Source: an optimization exercise on an open RTL-to-GDS flow (aim: small area and a short achievable clock period). Production flows keep margins and buffers that such runs may drop. Only simulation tests tie the RTL to the original design; equivalence was not proved. Not every run is shown, and edits may drop behaviour that the tests do not exercise.

--- flow/design.v: outline only ---
// module clktrans: 38 lines
// module differpd: 32 lines
// module monostable: 39 lines
// module controldivfreq: 34 lines
// module syncout: 42 lines
// module BitSync: 52 lines
// module qpsk_demod: 2932 lines
// module fa1: 4 lines
// module ha1: 4 lines
module qpsk_demod (
    input         clk,
    input         rst,
    input  [15:0] in_i,
    input  [15:0] in_q,
    output [15:0] i_sync,
    output [15:0] q_sync,
    output        bit_sync,
    output [31:0] sym_iq
);
  // ...
==> flow/flow/run.sh <==
#!/bin/bash
set -euo pipefail
bash standard.sh SETUP_SLACK_MARGIN=5.3 finish > flow_standard.log 2>&1
==> flow/standard.sh <==
#!/bin/bash
# synth_recipe.tcl (not shown) runs the flow's synth.tcl, then flattens the netlist and writes it again
# the make line also repeats each setting of config.mk as NAME=value (left out here)
make -C /OpenROAD-flow-scripts/flow DESIGN_CONFIG=/design/flow/config.mk WORK_HOME=/design/flow/orfs CLKGATE_MAP_FILE= SYNTH_SCRIPT=/design/flow/synth_recipe.tcl "${@:-finish}"
==> flow/config.mk <==
export PLATFORM = sky130hd
export DESIGN_NAME = qpsk_demod
export DESIGN_NICKNAME = qpsk_demod
export VERILOG_FILES = /design/flow/design.v
export SDC_FILE = /design/flow/constraint.sdc
export NUM_CORES = 4
export LEC_CHECK = 0
export CAP_MARGIN = 20
export CORE_MARGIN = 2
export CORE_UTILIZATION = 50
export CTS_CLUSTER_DIAMETER = 100
export CTS_CLUSTER_SIZE = 25
export SETUP_SLACK_MARGIN = 5
export SLEW_MARGIN = 20
export SYNTH_HIERARCHICAL = 1
export SYNTH_MEMORY_MAX_BITS = 65536
==> flow/constraint.sdc <==
create_clock -name core_clock -period 8.5 [get_ports {clk}]
set_input_delay 1.7000 -clock core_clock [delete_from_list [all_inputs] [get_ports {clk}]]
set_output_delay 1.7000 -clock core_clock [all_outputs]
set_load 0.01 [all_outputs]
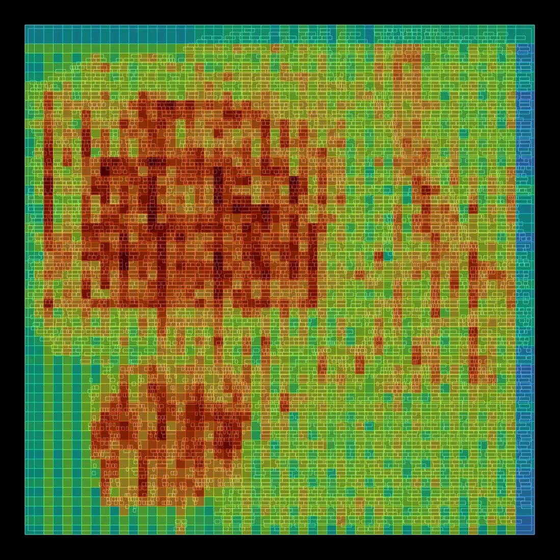
Figure 1: run 1, routing congestion map.
GR Util met2: 38.4%
met3 capacity usage during global routing: 4.74%
fin util: 54.9%
WL/cell: 24.7 um
peak-usage layer in the global routing report: met2

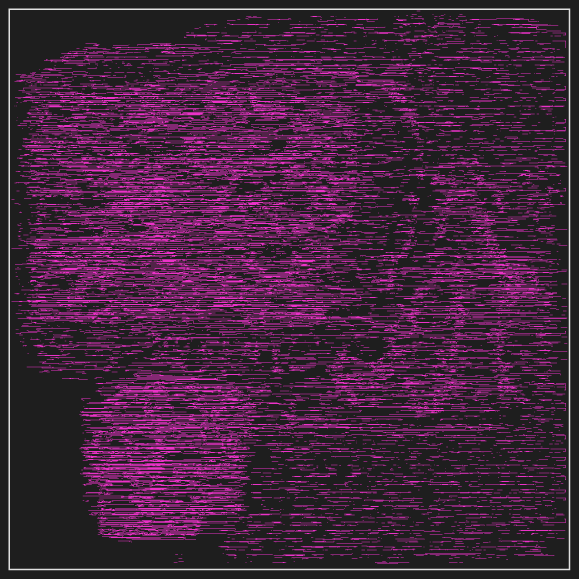
Figure 2: run 1, metal 1.
Scale: 1.5 px per um.
The layer carries 76.3 mm of wire. 5705 nets have wire on it. The wires run mostly horizontal. The layer holds 43% of the routed length.
via count of the routed design: 41.9k
global routing usage on met1: 34.9%
WL final: 179000 um

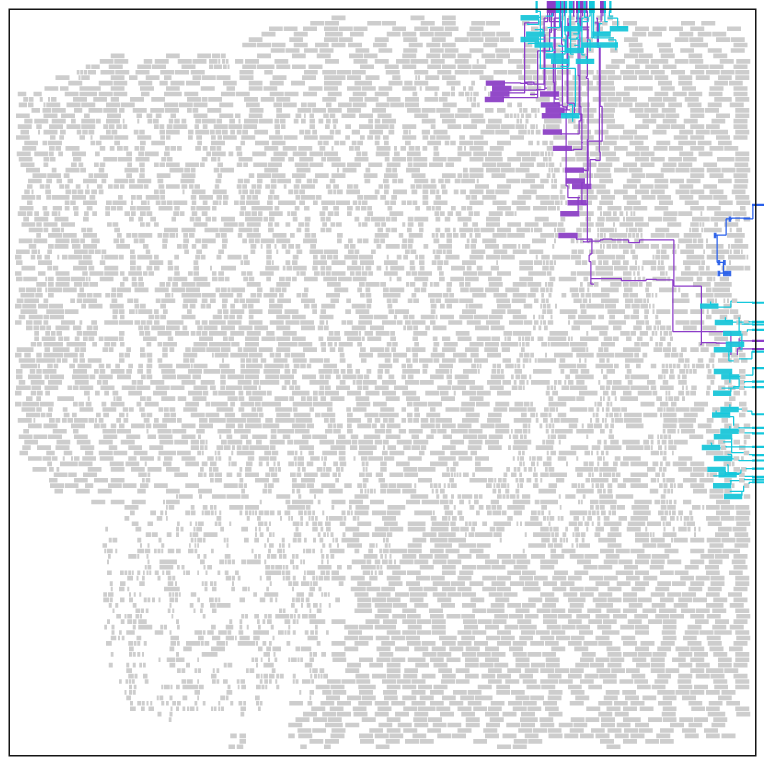
Figure 3: run 1, port wiring.
Scale: 2 px per um.
Key: blue = `rst` [direction input, end cells 7, buffers 1, wire 66.5 um]; cyan = `sym_iq` [direction output, end cells 32, buffers 32, wire 714 um]; purple = `i_sync` [direction output, end cells 16, buffers 17, wire 1370 um]

==> results_tabular.tex, run 1 <==
\begin{tabular}{lr}
\hline
Metric & Value \\
\hline
\multicolumn{2}{l}{\textbf{Synthesis}} \\
Count of warnings emitted by yosys & 252 \\
Synthesized netlist cell count & 5496 \\
Post-synthesis instance area & 67900 sq um \\
Average size of a mapped cell & 12.4 sq um \\
\multicolumn{2}{l}{\textbf{Clock network}} \\
Number of hold buffers added after cts & 0 \\
Clock latency on the worst-skew pair & 0.76 ns \\
Deepest clock path buffer count & 3 \\
Post-cts repair resize count & 210 \\
H-tree depth reported by CTS & 3 \\
Register clock-pin slew on the reported worst setup and hold paths & 0.10 ns \\
Clock root buffer master & sky130\_fd\_sc\_hd\_\_clkbuf\_16 \\
Number of sinks driven by the clock tree & 1739 \\
TritonCTS clock tree & yes \\
Setup fix buffers added after clock tree synthesis & 36 \\
Number of buffers created by CTS & 82 \\
\multicolumn{2}{l}{\textbf{Drt}} \\
DRT Pass-1 Iters & 8 \\
Antenna violation net count after detailed routing & 0 \\
Wl on met1 & 76300 um \\
DRC & 0 \\
DRC violation total after the first TritonRoute iteration & 4495 \\
Sum of met3 wire segment lengths after detailed routing & 16100 um \\
Highest metal layer used by the detailed router & met4 \\
Via-to-Cell Ratio & 5.77 \\
Total met2 wirelength after detailed routing & 77700 um \\
\multicolumn{2}{l}{\textbf{Place}} \\
Number of port buffers & 98 \\
Worst setup slack before clock tree synthesis & 4.96 ns \\
Number of cells in the design after placement & 7076 \\
Dpl cell area & 70300 sq um \\
Final weighted congestion of routability-driven global placement & 0.923 \\
Detailed placement HPWL & 107000 um \\
\multicolumn{2}{l}{\textbf{Floorplanning}} \\
Width of the chip & 372 um \\
Die outline area & 139000 sq um \\
Tap cells & 1781 \\
Initial standard-cell utilization of the core & 50.2\% \\
Core Area & 135000 sq um \\
Die height & 372 um \\
Top Ports & 99 \\
Standard-cell row count & 135 \\
\multicolumn{2}{l}{\textbf{Final layout}} \\
Largest cell class by area & flip-flops and latches \\
Most frequent standard cell in the layout excluding fill and tap cells & sky130\_fd\_sc\_hd\_\_dfxtp\_1 \\
Buffer count excluding the clock tree in the final layout & 246 \\
Number of sequential cells & 1739 \\
Multi-input combinational area share & 41.0\% \\
Clock tree buffer count of the final layout & 103 \\
Relative area change from synthesis to final layout & 9.35\% \\
Area occupied by multi-input gates & 30400 sq um \\
Share of final-layout standard cells stronger than drive strength 1 & 8.26\% \\
Number of inserted filler cells in the final layout & 11.5k \\
Seq area share & 48.3\% \\
Layout inverter count without the clock tree & 101 \\
Total non-filler cell area in the finished layout & 74200 sq um \\
Number of nets in the layout & 6183 \\
Final instance count without filler cells & 7267 \\
Commonest cells after routing, fill and taps aside & sky130\_fd\_sc\_hd\_\_dfxtp\_1 (1507), sky130\_fd\_sc\_hd\_\_xnor2\_1 (617), sky130\_fd\_sc\_hd\_\_a22oi\_1 (484) \\
Signal buffers share of area & 3.76\% \\
Number of flip-flops in the largest register & 1088 \\
Multi-Input Combinational & 3278 \\
Share of final layout cell area taken by clock buffers and inverters & 3.38\% \\
Sequential Area & 35900 sq um \\
\multicolumn{2}{l}{\textbf{Timing}} \\
Setup repair after global routing missed its margin & yes \\
Transition time at the pin with the least slew margin & 1.06 ns \\
Final critical-path required period & 3.21 ns \\
Total negative slack for setup checks & 0 ns \\
Max-slew violation total from the final report & 0 \\
Final hold vios & 0 \\
Post-route setup slack & 5.29 ns \\
WHS & 0.298 ns \\
Max\_slew headroom & 29.4\% \\
Clk\_skew & 0.0626 ns \\
Total of endpoints with negative setup slack in the final report & 0 \\
Highest clock rate & 311 MHz \\
Final cycle utilization of the critical path & 37.8\% \\
\multicolumn{2}{l}{\textbf{Setup path}} \\
Largest stage delay, worst path & 0.36 ns \\
Buffer and inverter count on the worst path & 2 \\
Startpoint type of the worst setup path & register \\
Number of cells on the critical path & 2 \\
Worst Path Arrival & 1.51 ns \\
Gate family responsible for the most delay along the worst path & buffers and inverters \\
Type of element capturing the critical path & primary output \\
Data required time at the worst endpoint & 6.80 ns \\
Cells traversed along the worst timing path & buf\_8 -> clkbuf\_2 \\
Cell depth of the worst flop-to-flop path & 7 \\
Top fanout value on the critical path & 21 \\
Slowest cell on the critical path & sky130\_fd\_sc\_hd\_\_dfrtp\_1 \\
Reg-to-reg setup timing slack & 5.30 ns \\
Worst Setup Path Type & register to primary output \\
\multicolumn{2}{l}{\textbf{GRT}} \\
Initial antenna violation count & 5 \\
Via count of the first global-routing pass & 42.2k \\
Largest net degree at the start of global routing & 130 \\
GRT Overall Usage & 25.2\% \\
Total grt overflow & 0 \\
Global-route wire length before repair & 265000 um \\
\multicolumn{2}{l}{\textbf{Job}} \\
Reported max-cap violation count & 0 \\
\multicolumn{2}{l}{\textbf{Hold path}} \\
Class of the tightest hold or removal check & register to register \\
Hold Path Stages & 0 \\
\multicolumn{2}{l}{\textbf{Outcome}} \\
Status & no timing/DRC/antenna violations \\
\hline
\end{tabular}
Figure 4. Metal 4 (run 1).
Scale: 1.5 px per um.
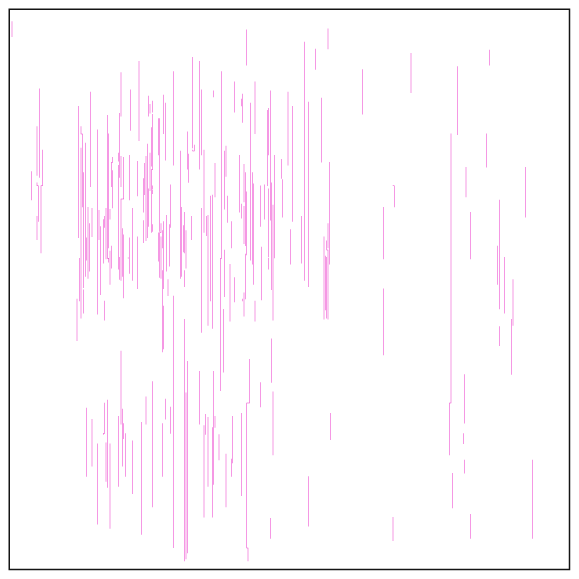

==> run 2, diff against run 1 <==
--- a/flow/design.v
+++ b/flow/design.v
@@ -252,21 +252,19 @@
   wire run7  = cnt[6] | (|cnt[5:3]) | (&cnt[2:0]);
   wire run64 = cnt[6];
   reg  [15:0] re_o, im_o;             
-  wire        si = re_o[15], sq = im_o[15];
-  wire [15:0] pa = im_o ^ {16{si}};
-  wire [15:0] pb = ~(re_o ^ {16{sq}});
-  wire [16:0] pds = {pa[15], pa} + {pb[15], pb} + {15'd0, si} + {15'd0, ~sq};
-  wire        ovp = si & (im_o == 16'h8000);
-  wire        ovm = sq & (re_o == 16'h8000);
-  reg  [16:0] pdg;
-  always @(posedge clk) pdg <= {pds[16] ^ ovp ^ ovm, pds[15:0]};
+  reg  [15:0] plus, minus;
+  always @(posedge clk) begin
+    plus  <= re_o[15] ? (16'd0 - im_o) : im_o;
+    minus <= im_o[15] ? (16'd0 - re_o) : re_o;
+  end
+  wire [16:0] pd = {plus[15], plus} - {minus[15], minus};
   reg  [17*64-1:0] dl;
-  always @(posedge clk) dl <= {dl[17*63-1:0], pdg};
+  always @(posedge clk) dl <= {dl[17*63-1:0], pd};
   wire [16:0] old = run64 ? dl[17*64-1:17*63] : 17'd0;
   reg  [17:0] x;
   always @(posedge clk or posedge rst)
     if (rst) x <= 18'd0;
-    else     x <= {pdg[16], pdg} - {old[16], old};
+    else     x <= {plus[15], plus[15], plus} - {minus[15], minus[15], minus} - {old[16], old};
   reg  [22:0] sum;
   always @(posedge clk or posedge rst)
     if (rst) sum <= 23'd0;
==> flow/flow/run.sh (replaced) <==
#!/bin/bash
set -euo pipefail
bash standard.sh SETUP_SLACK_MARGIN=5.4 finish > flow_standard.log 2>&1
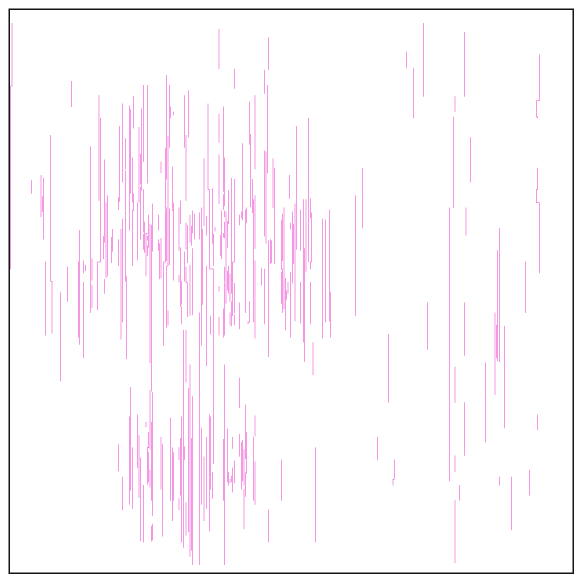
Figure 5: run 2, metal 4.
Scale: 1.5 px per um.
The layer carries 11400 um of wire. 189 nets have wire on it.
WL final: 187000 um
via count of the routed design: 43.7k

==> run 2 against run 1 <==
Effect of this change:
- first-iteration DRC count decreased by 2.1%
- core utilization increased by 1.3 points
- die area rose by 1.3%
- flip-flop and latch count rose by 15
- critical path type is now register to register
==> results_tabular.tex, run 2 <==
\begin{tabular}{lr}
\hline
Metric & Value \\
\hline
\multicolumn{2}{l}{\textbf{Floorplanning}} \\
Standard-cell row count & 136 (+0.74\%) \\
Core Area & 137000 sq um (+1.4\%) \\
Width of the chip & 375 um (+0.66\%) \\
Initial standard-cell utilization of the core & 50.2\% (about the same) \\
Die outline area & 141000 sq um (+1.3\%) \\
Top Ports & 99 (unchanged) \\
Die height & 375 um (+0.66\%) \\
\multicolumn{2}{l}{\textbf{Final layout}} \\
Layout inverter count without the clock tree & 135 (+34\%) \\
Multi-input combinational area share & 40.2\% (-0.84 points) \\
Share of final layout cell area taken by clock buffers and inverters & 3.36\% (-0.011 points) \\
Signal buffers share of area & 5.81\% (+2.0 points) \\
Commonest cells after routing, fill and taps aside & sky130\_fd\_sc\_hd\_\_dfxtp\_1 (1513), sky130\_fd\_sc\_hd\_\_xnor2\_1 (620), sky130\_fd\_sc\_hd\_\_a22oi\_1 (483) \\
Seq area share & 47.1\% (-1.2 points) \\
ANT cells & 2 \\
Area occupied by multi-input gates & 30900 sq um (+1.6\%) \\
Most frequent standard cell in the layout excluding fill and tap cells & sky130\_fd\_sc\_hd\_\_dfxtp\_1 \\
Clock tree buffer count of the final layout & 105 (+1.9\%) \\
Relative area change from synthesis to final layout & 11.9\% \\
Fin util & 56.2\% (+1.3 points) \\
Buffer count excluding the clock tree in the final layout & 360 (+46\%) \\
Largest cell class by area & flip-flops and latches \\
Multi-Input Combinational & 3355 (+2.3\%) \\
Number of nets in the layout & 6431 (+4.0\%) \\
Sequential Area & 36200 sq um (+1.0\%) \\
Number of flip-flops in the largest register & 1088 (unchanged) \\
Number of sequential cells & 1754 (+0.86\%) \\
Share of final-layout standard cells stronger than drive strength 1 & 11.1\% (+2.8 points) \\
Final instance count without filler cells & 7524 (+3.5\%) \\
Total non-filler cell area in the finished layout & 77000 sq um (+3.7\%) \\
\multicolumn{2}{l}{\textbf{Timing}} \\
Post-route setup slack & 5.38 ns (+0.0971 ns) \\
Transition time at the pin with the least slew margin & 1.10 ns (+0.0432 ns) \\
Total negative slack for setup checks & 0 ns (unchanged) \\
Max\_slew headroom & 26.7\% (-2.7 points) \\
Max-slew violation total from the final report & 0 (unchanged) \\
Final critical-path required period & 3.12 ns (-0.0971 ns) \\
Total of endpoints with negative setup slack in the final report & 0 (unchanged) \\
Clk\_skew & 0.0443 ns (-0.0183 ns) \\
WHS & 0.312 ns (+0.0140 ns) \\
Final hold vios & 0 (unchanged) \\
Setup repair after global routing missed its margin & yes \\
Final cycle utilization of the critical path & 36.7\% (-1.1 points) \\
\multicolumn{2}{l}{\textbf{Outcome}} \\
Status & no timing/DRC/antenna violations \\
\multicolumn{2}{l}{\textbf{Hold path}} \\
Class of the tightest hold or removal check & register to register \\
Hold Path Stages & 0 (unchanged) \\
\multicolumn{2}{l}{\textbf{Drt}} \\
DRT Pass-1 Iters & 7 (-1) \\
Antenna violation net count after detailed routing & 0 (unchanged) \\
Total met2 wirelength after detailed routing & 80300 um (+3.3\%) \\
DRC & 0 (unchanged) \\
WL/cell & 24.9 um (+0.77\%) \\
Highest metal layer used by the detailed router & met5 \\
Sum of met3 wire segment lengths after detailed routing & 18600 um (+15\%) \\
Via-to-Cell Ratio & 5.80 (+0.62\%) \\
Wl on met1 & 76800 um (+0.61\%) \\
\multicolumn{2}{l}{\textbf{Setup path}} \\
Cells traversed along the worst timing path & buf\_16 -> a22oi\_1 -> xnor2\_1 -> fa\_1 -> fa\_1 -> fa\_1 -> fa\_1 \\
Buffer and inverter count on the worst path & 1 (-1) \\
Data required time at the worst endpoint & 9.09 ns (+2.29 ns) \\
Cell depth of the worst flop-to-flop path & 7 (unchanged) \\
Cell mode on critical path & sky130\_fd\_sc\_hd\_\_fa\_1 \\
Number of cells on the critical path & 7 (+5) \\
Type of element capturing the critical path & register \\
Top fanout value on the critical path & 17 (-19\%) \\
Gate family responsible for the most delay along the worst path & adder cells \\
Startpoint type of the worst setup path & register \\
Reg-to-reg setup timing slack & 5.38 ns (+0.08 ns) \\
Largest stage delay, worst path & 0.58 ns (+0.22 ns) \\
Worst Path Arrival & 3.71 ns (+2.20 ns) \\
Worst Setup Path Type & register to register \\
\multicolumn{2}{l}{\textbf{GRT}} \\
Global routing usage on met1 & 34.4\% (-0.51 points) \\
Largest net degree at the start of global routing & 151 (+16\%) \\
Via count of the first global-routing pass & 43.4k (+2.8\%) \\
Total grt overflow & 0 (unchanged) \\
Peak-usage layer in the global routing report & met2 \\
GR Util met2 & 38.8\% (+0.36 points) \\
Met3 capacity usage during global routing & 5.42\% (+0.67 points) \\
Global-route wire length before repair & 273000 um (+3.0\%) \\
GRT Overall Usage & 25.6\% (+0.38 points) \\
\multicolumn{2}{l}{\textbf{Place}} \\
Final weighted congestion of routability-driven global placement & 0.982 (+6.3\%) \\
Worst setup slack before clock tree synthesis & 4.92 ns (-0.0334 ns) \\
Dpl cell area & 71200 sq um (+1.3\%) \\
Detailed placement HPWL & 107000 um (-0.13\%) \\
Number of cells in the design after placement & 7216 (+2.0\%) \\
\multicolumn{2}{l}{\textbf{Clock network}} \\
H-tree depth reported by CTS & 3 (unchanged) \\
Clock root buffer master & sky130\_fd\_sc\_hd\_\_clkbuf\_16 \\
Setup fix buffers added after clock tree synthesis & 79 (+120\%) \\
Clock latency on the worst-skew pair & 0.75 ns (about the same) \\
Number of buffers created by CTS & 84 (+2.4\%) \\
Register clock-pin slew on the reported worst setup and hold paths & 0.09 ns (about the same) \\
Deepest clock path buffer count & 3 (unchanged) \\
Post-cts repair resize count & 410 (+95\%) \\
TritonCTS clock tree & yes \\
Number of sinks driven by the clock tree & 1754 (+0.86\%) \\
\multicolumn{2}{l}{\textbf{Job}} \\
Reported max-cap violation count & 0 (unchanged) \\
\multicolumn{2}{l}{\textbf{Synthesis}} \\
Post-synthesis instance area & 68800 sq um (+1.3\%) \\
Count of warnings emitted by yosys & 252 (unchanged) \\
Synthesized netlist cell count & 5622 (+2.3\%) \\
\hline
\end{tabular}
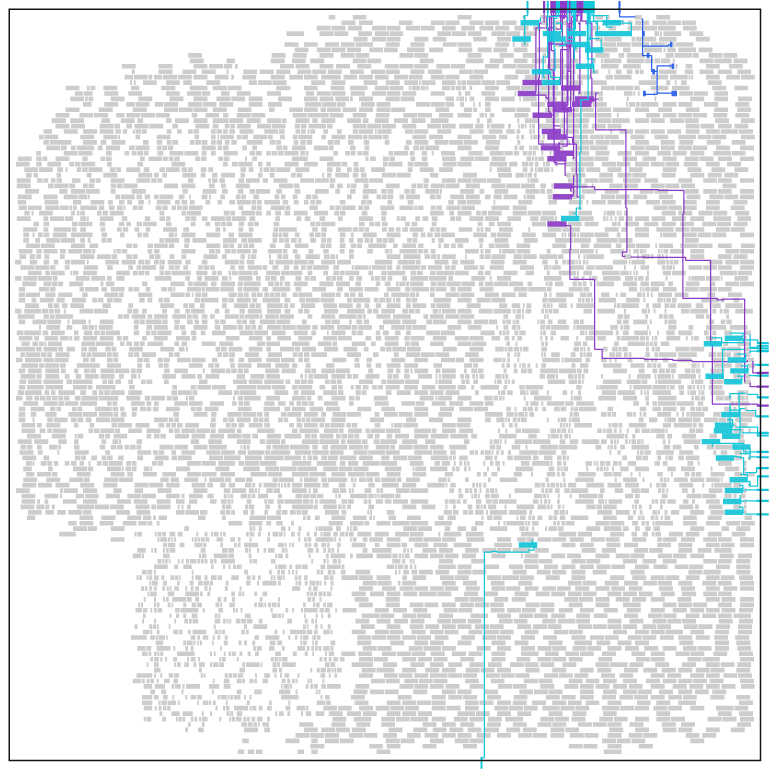
Figure 6: run 2, port wiring.
Scale: 2 px per um.
Key: purple = `i_sync` [direction output, end cells 16, buffers 17, wire 1520 um]; blue = `rst` [direction input, end cells 7, buffers 1, wire 96.9 um]; cyan = `sym_iq` [direction output, end cells 32, buffers 32, wire 956 um]

Figure 7. Routing congestion map (run 2).
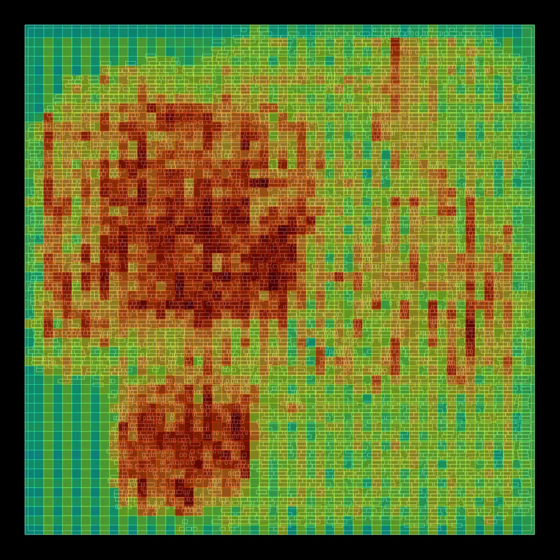

==> run 3, diff against run 2 <==
==> flow/flow/run.sh (replaced) <==
#!/bin/bash
set -euo pipefail
bash standard.sh SETUP_SLACK_MARGIN=5.3 finish > flow_standard.log 2>&1
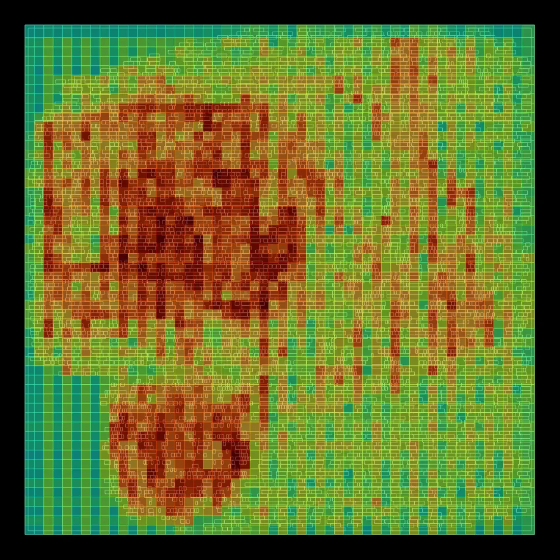
Figure 8: run 3, routing congestion map.
GR Util met2: 39.1%
WL/cell: 24.6 um
fin util: 55.0%
global routing usage on met1: 34.3%
GRT Overall Usage: 25.3%

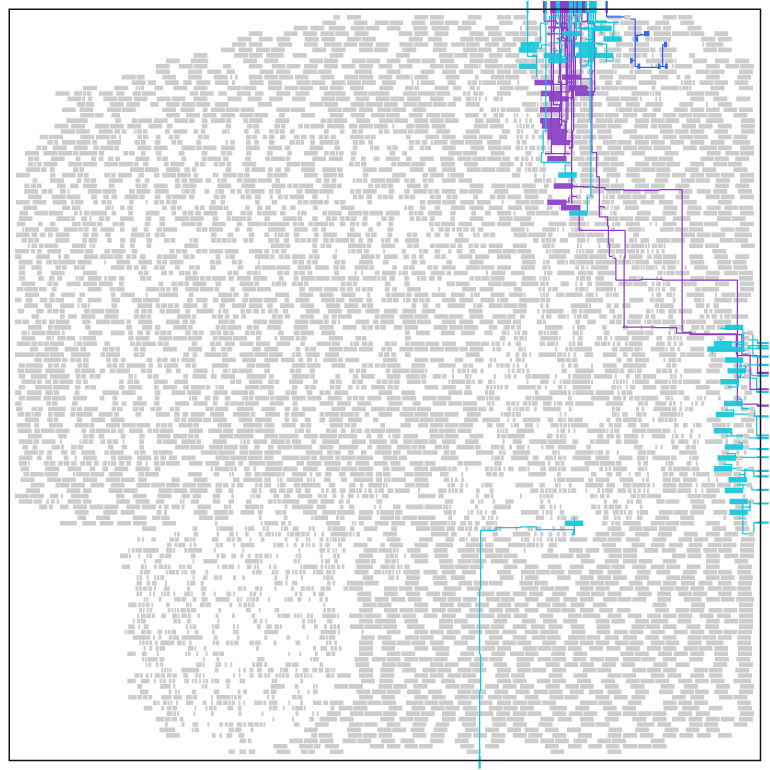
Figure 9: run 3, port wiring.
Scale: 2 px per um.
Key: purple = `i_sync` [direction output, end cells 16, buffers 17, wire 1480 um]; cyan = `sym_iq` [direction output, end cells 32, buffers 32, wire 1090 um]; blue = `rst` [direction input, end cells 7, buffers 1, wire 73.8 um]
number of port buffers: 98
Top Ports: 99

==> run 3 against run 2 <==
Effect of this change:
- still clean on timing, DRC and antenna
- sequential share of layout area up 0.92 points
- setup slack got worse by 0.067 ns
- area after synthesis unchanged
- register-to-register slack worse by 0.07 ns
- die area did not move
- clock skew is 0.0038 ns lower
- core utilization fell by 1.2 points
- critical endpoint is now re_r748_q
- highest routed layer is now met4
==> results_tabular.tex, run 3 <==
\begin{tabular}{lr}
\hline
Metric & Value \\
\hline
\multicolumn{2}{l}{\textbf{Outcome}} \\
Status & no timing/DRC/antenna violations \\
\multicolumn{2}{l}{\textbf{Final layout}} \\
Number of flip-flops in the largest register & 1088 (unchanged) \\
Number of nets in the layout & 6330 (-1.6\%) \\
Final instance count without filler cells & 7420 (-1.4\%) \\
Multi-input combinational area share & 41.0\% (+0.84 points) \\
Share of final-layout standard cells stronger than drive strength 1 & 8.50\% (-2.6 points) \\
Multi-Input Combinational & 3355 (unchanged) \\
Number of sequential cells & 1754 (unchanged) \\
Largest cell class by area & flip-flops and latches \\
Seq area share & 48.0\% (+0.92 points) \\
ANT cells & 0 (-2) \\
Area occupied by multi-input gates & 30900 sq um (about the same) \\
Most frequent standard cell in the layout excluding fill and tap cells & sky130\_fd\_sc\_hd\_\_dfxtp\_1 \\
Total non-filler cell area in the finished layout & 75400 sq um (-2.1\%) \\
Sequential Area & 36200 sq um (-0.14\%) \\
Buffer count excluding the clock tree in the final layout & 259 (-28\%) \\
Commonest cells after routing, fill and taps aside & sky130\_fd\_sc\_hd\_\_dfxtp\_1 (1522), sky130\_fd\_sc\_hd\_\_xnor2\_1 (620), sky130\_fd\_sc\_hd\_\_fa\_1 (488) \\
Clock tree buffer count of the final layout & 107 (+1.9\%) \\
Share of final layout cell area taken by clock buffers and inverters & 3.41\% (+0.041 points) \\
Signal buffers share of area & 3.94\% (-1.9 points) \\
Number of inserted filler cells in the final layout & 11.6k \\
Layout inverter count without the clock tree & 135 (unchanged) \\
Relative area change from synthesis to final layout & 9.59\% \\
\multicolumn{2}{l}{\textbf{Timing}} \\
Final critical-path required period & 3.18 ns (+0.0670 ns) \\
Highest clock rate & 314 MHz \\
Max-slew violation total from the final report & 0 (unchanged) \\
Final hold vios & 0 (unchanged) \\
Total of endpoints with negative setup slack in the final report & 0 (unchanged) \\
Transition time at the pin with the least slew margin & 1.01 ns (-0.0848 ns) \\
WHS & 0.317 ns (+0.00472 ns) \\
Clk\_skew & 0.0405 ns (-0.00377 ns) \\
Final cycle utilization of the critical path & 37.4\% (+0.79 points) \\
Setup repair after global routing missed its margin & yes \\
Total negative slack for setup checks & 0 ns (unchanged) \\
Max\_slew headroom & 32.4\% (+5.8 points) \\
Post-route setup slack & 5.32 ns (-0.0670 ns) \\
\multicolumn{2}{l}{\textbf{Floorplanning}} \\
Standard-cell row count & 136 (unchanged) \\
Core Area & 137000 sq um (unchanged) \\
Die outline area & 141000 sq um (unchanged) \\
Tap cells & 1794 \\
Initial standard-cell utilization of the core & 50.2\% (unchanged) \\
Die height & 375 um (unchanged) \\
Width of the chip & 375 um (unchanged) \\
\multicolumn{2}{l}{\textbf{Drt}} \\
Sum of met3 wire segment lengths after detailed routing & 16700 um (-10\%) \\
Total met2 wirelength after detailed routing & 80400 um (about the same) \\
Wl on met1 & 75800 um (-1.3\%) \\
Highest metal layer used by the detailed router & met4 \\
Via-to-Cell Ratio & 5.79 (-0.18\%) \\
Via count of the routed design & 43.0k (-1.6\%) \\
Antenna violation net count after detailed routing & 0 (unchanged) \\
WL final & 182000 um (-2.5\%) \\
DRT Pass-1 Iters & 7 (unchanged) \\
DRC violation total after the first TritonRoute iteration & 4390 \\
DRC & 0 (unchanged) \\
\multicolumn{2}{l}{\textbf{Clock network}} \\
Clock root buffer master & sky130\_fd\_sc\_hd\_\_clkbuf\_16 \\
Number of sinks driven by the clock tree & 1754 (unchanged) \\
TritonCTS clock tree & yes \\
Clock latency on the worst-skew pair & 0.76 ns (about the same) \\
Setup fix buffers added after clock tree synthesis & 49 (-38\%) \\
Number of hold buffers added after cts & 0 \\
Deepest clock path buffer count & 3 (unchanged) \\
Register clock-pin slew on the reported worst setup and hold paths & 0.10 ns (about the same) \\
Number of buffers created by CTS & 84 (unchanged) \\
Post-cts repair resize count & 247 (-40\%) \\
H-tree depth reported by CTS & 3 (unchanged) \\
\multicolumn{2}{l}{\textbf{Setup path}} \\
Worst Setup Path Type & register to register \\
Worst Path Arrival & 3.81 ns (+0.10 ns) \\
Cells traversed along the worst timing path & buf\_8 -> a22oi\_1 -> xnor2\_1 -> fa\_1 -> fa\_1 -> fa\_1 -> fa\_1 \\
Largest stage delay, worst path & 0.55 ns (-0.03 ns) \\
Number of cells on the critical path & 7 (unchanged) \\
Top fanout value on the critical path & 32 (+15) \\
Gate family responsible for the most delay along the worst path & adder cells \\
Type of element capturing the critical path & register \\
Cell depth of the worst flop-to-flop path & 7 (unchanged) \\
Data required time at the worst endpoint & 9.13 ns (+0.04 ns) \\
Reg-to-reg setup timing slack & 5.32 ns (-0.07 ns) \\
Slowest cell on the critical path & sky130\_fd\_sc\_hd\_\_fa\_1 \\
Startpoint type of the worst setup path & register \\
Cell mode on critical path & sky130\_fd\_sc\_hd\_\_fa\_1 \\
Buffer and inverter count on the worst path & 1 (unchanged) \\
\multicolumn{2}{l}{\textbf{GRT}} \\
Peak-usage layer in the global routing report & met2 \\
Total grt overflow & 0 (unchanged) \\
Largest net degree at the start of global routing & 151 (unchanged) \\
Met3 capacity usage during global routing & 5.35\% (-0.064 points) \\
Initial antenna violation count & 4 \\
Global-route wire length before repair & 272000 um (-0.39\%) \\
Via count of the first global-routing pass & 43.6k (+0.52\%) \\
\multicolumn{2}{l}{\textbf{Place}} \\
Number of cells in the design after placement & 7215 (-0.014\%) \\
Final weighted congestion of routability-driven global placement & 0.948 (-3.4\%) \\
Worst setup slack before clock tree synthesis & 4.91 ns (-0.0104 ns) \\
Dpl cell area & 71200 sq um (about the same) \\
Detailed placement HPWL & 108000 um (+1.2\%) \\
\multicolumn{2}{l}{\textbf{Hold path}} \\
Class of the tightest hold or removal check & register to register \\
Hold Path Stages & 0 (unchanged) \\
\multicolumn{2}{l}{\textbf{Job}} \\
Reported max-cap violation count & 0 (unchanged) \\
\multicolumn{2}{l}{\textbf{Synthesis}} \\
Count of warnings emitted by yosys & 252 (unchanged) \\
Average size of a mapped cell & 12.2 sq um \\
Synthesized netlist cell count & 5622 (unchanged) \\
Post-synthesis instance area & 68800 sq um (unchanged) \\
\hline
\end{tabular}

static timing again, ports no longer ideal:
Ports are ideal in the flow. The routed layouts listed here were re-timed in OpenROAD.
Step 1, drivers: a clkbuf_16 drives clk and a buf_2 each remaining input, both assumed.
Step 2 times the ports against the registers' clock, not the clock port: input delays grow and output delays shrink by t, the midpoint of the rising clock arrivals with the driver on.
Three values: ideal ports, drivers, drivers and shift; two values: the first two.
run | shift t [ns] | setup WS [ns] | worst setup path at the end | slew at the worst register clock pin (ns) | pins driven straight from the clock port
run 1 | 0.811 | 5.287 / 5.207 / 5.115 | input, reset recovery | 0.12 / 0.12 | 1
run 2 | 0.804 | 5.384 / 5.312 / 5.212 | input, reset recovery | 0.11 / 0.11 | 1
run 3 | 0.818 | 5.317 / 5.273 / 5.144 | input, reset recovery | 0.11 / 0.11 | 1
After both steps setup and hold are still met in every run listed. For run 3, which loses most, drivers alone change the setup slack by -0.044 ns; drivers and shift together by -0.173 ns. The worst setup slack also covers recovery checks on asynchronous resets.
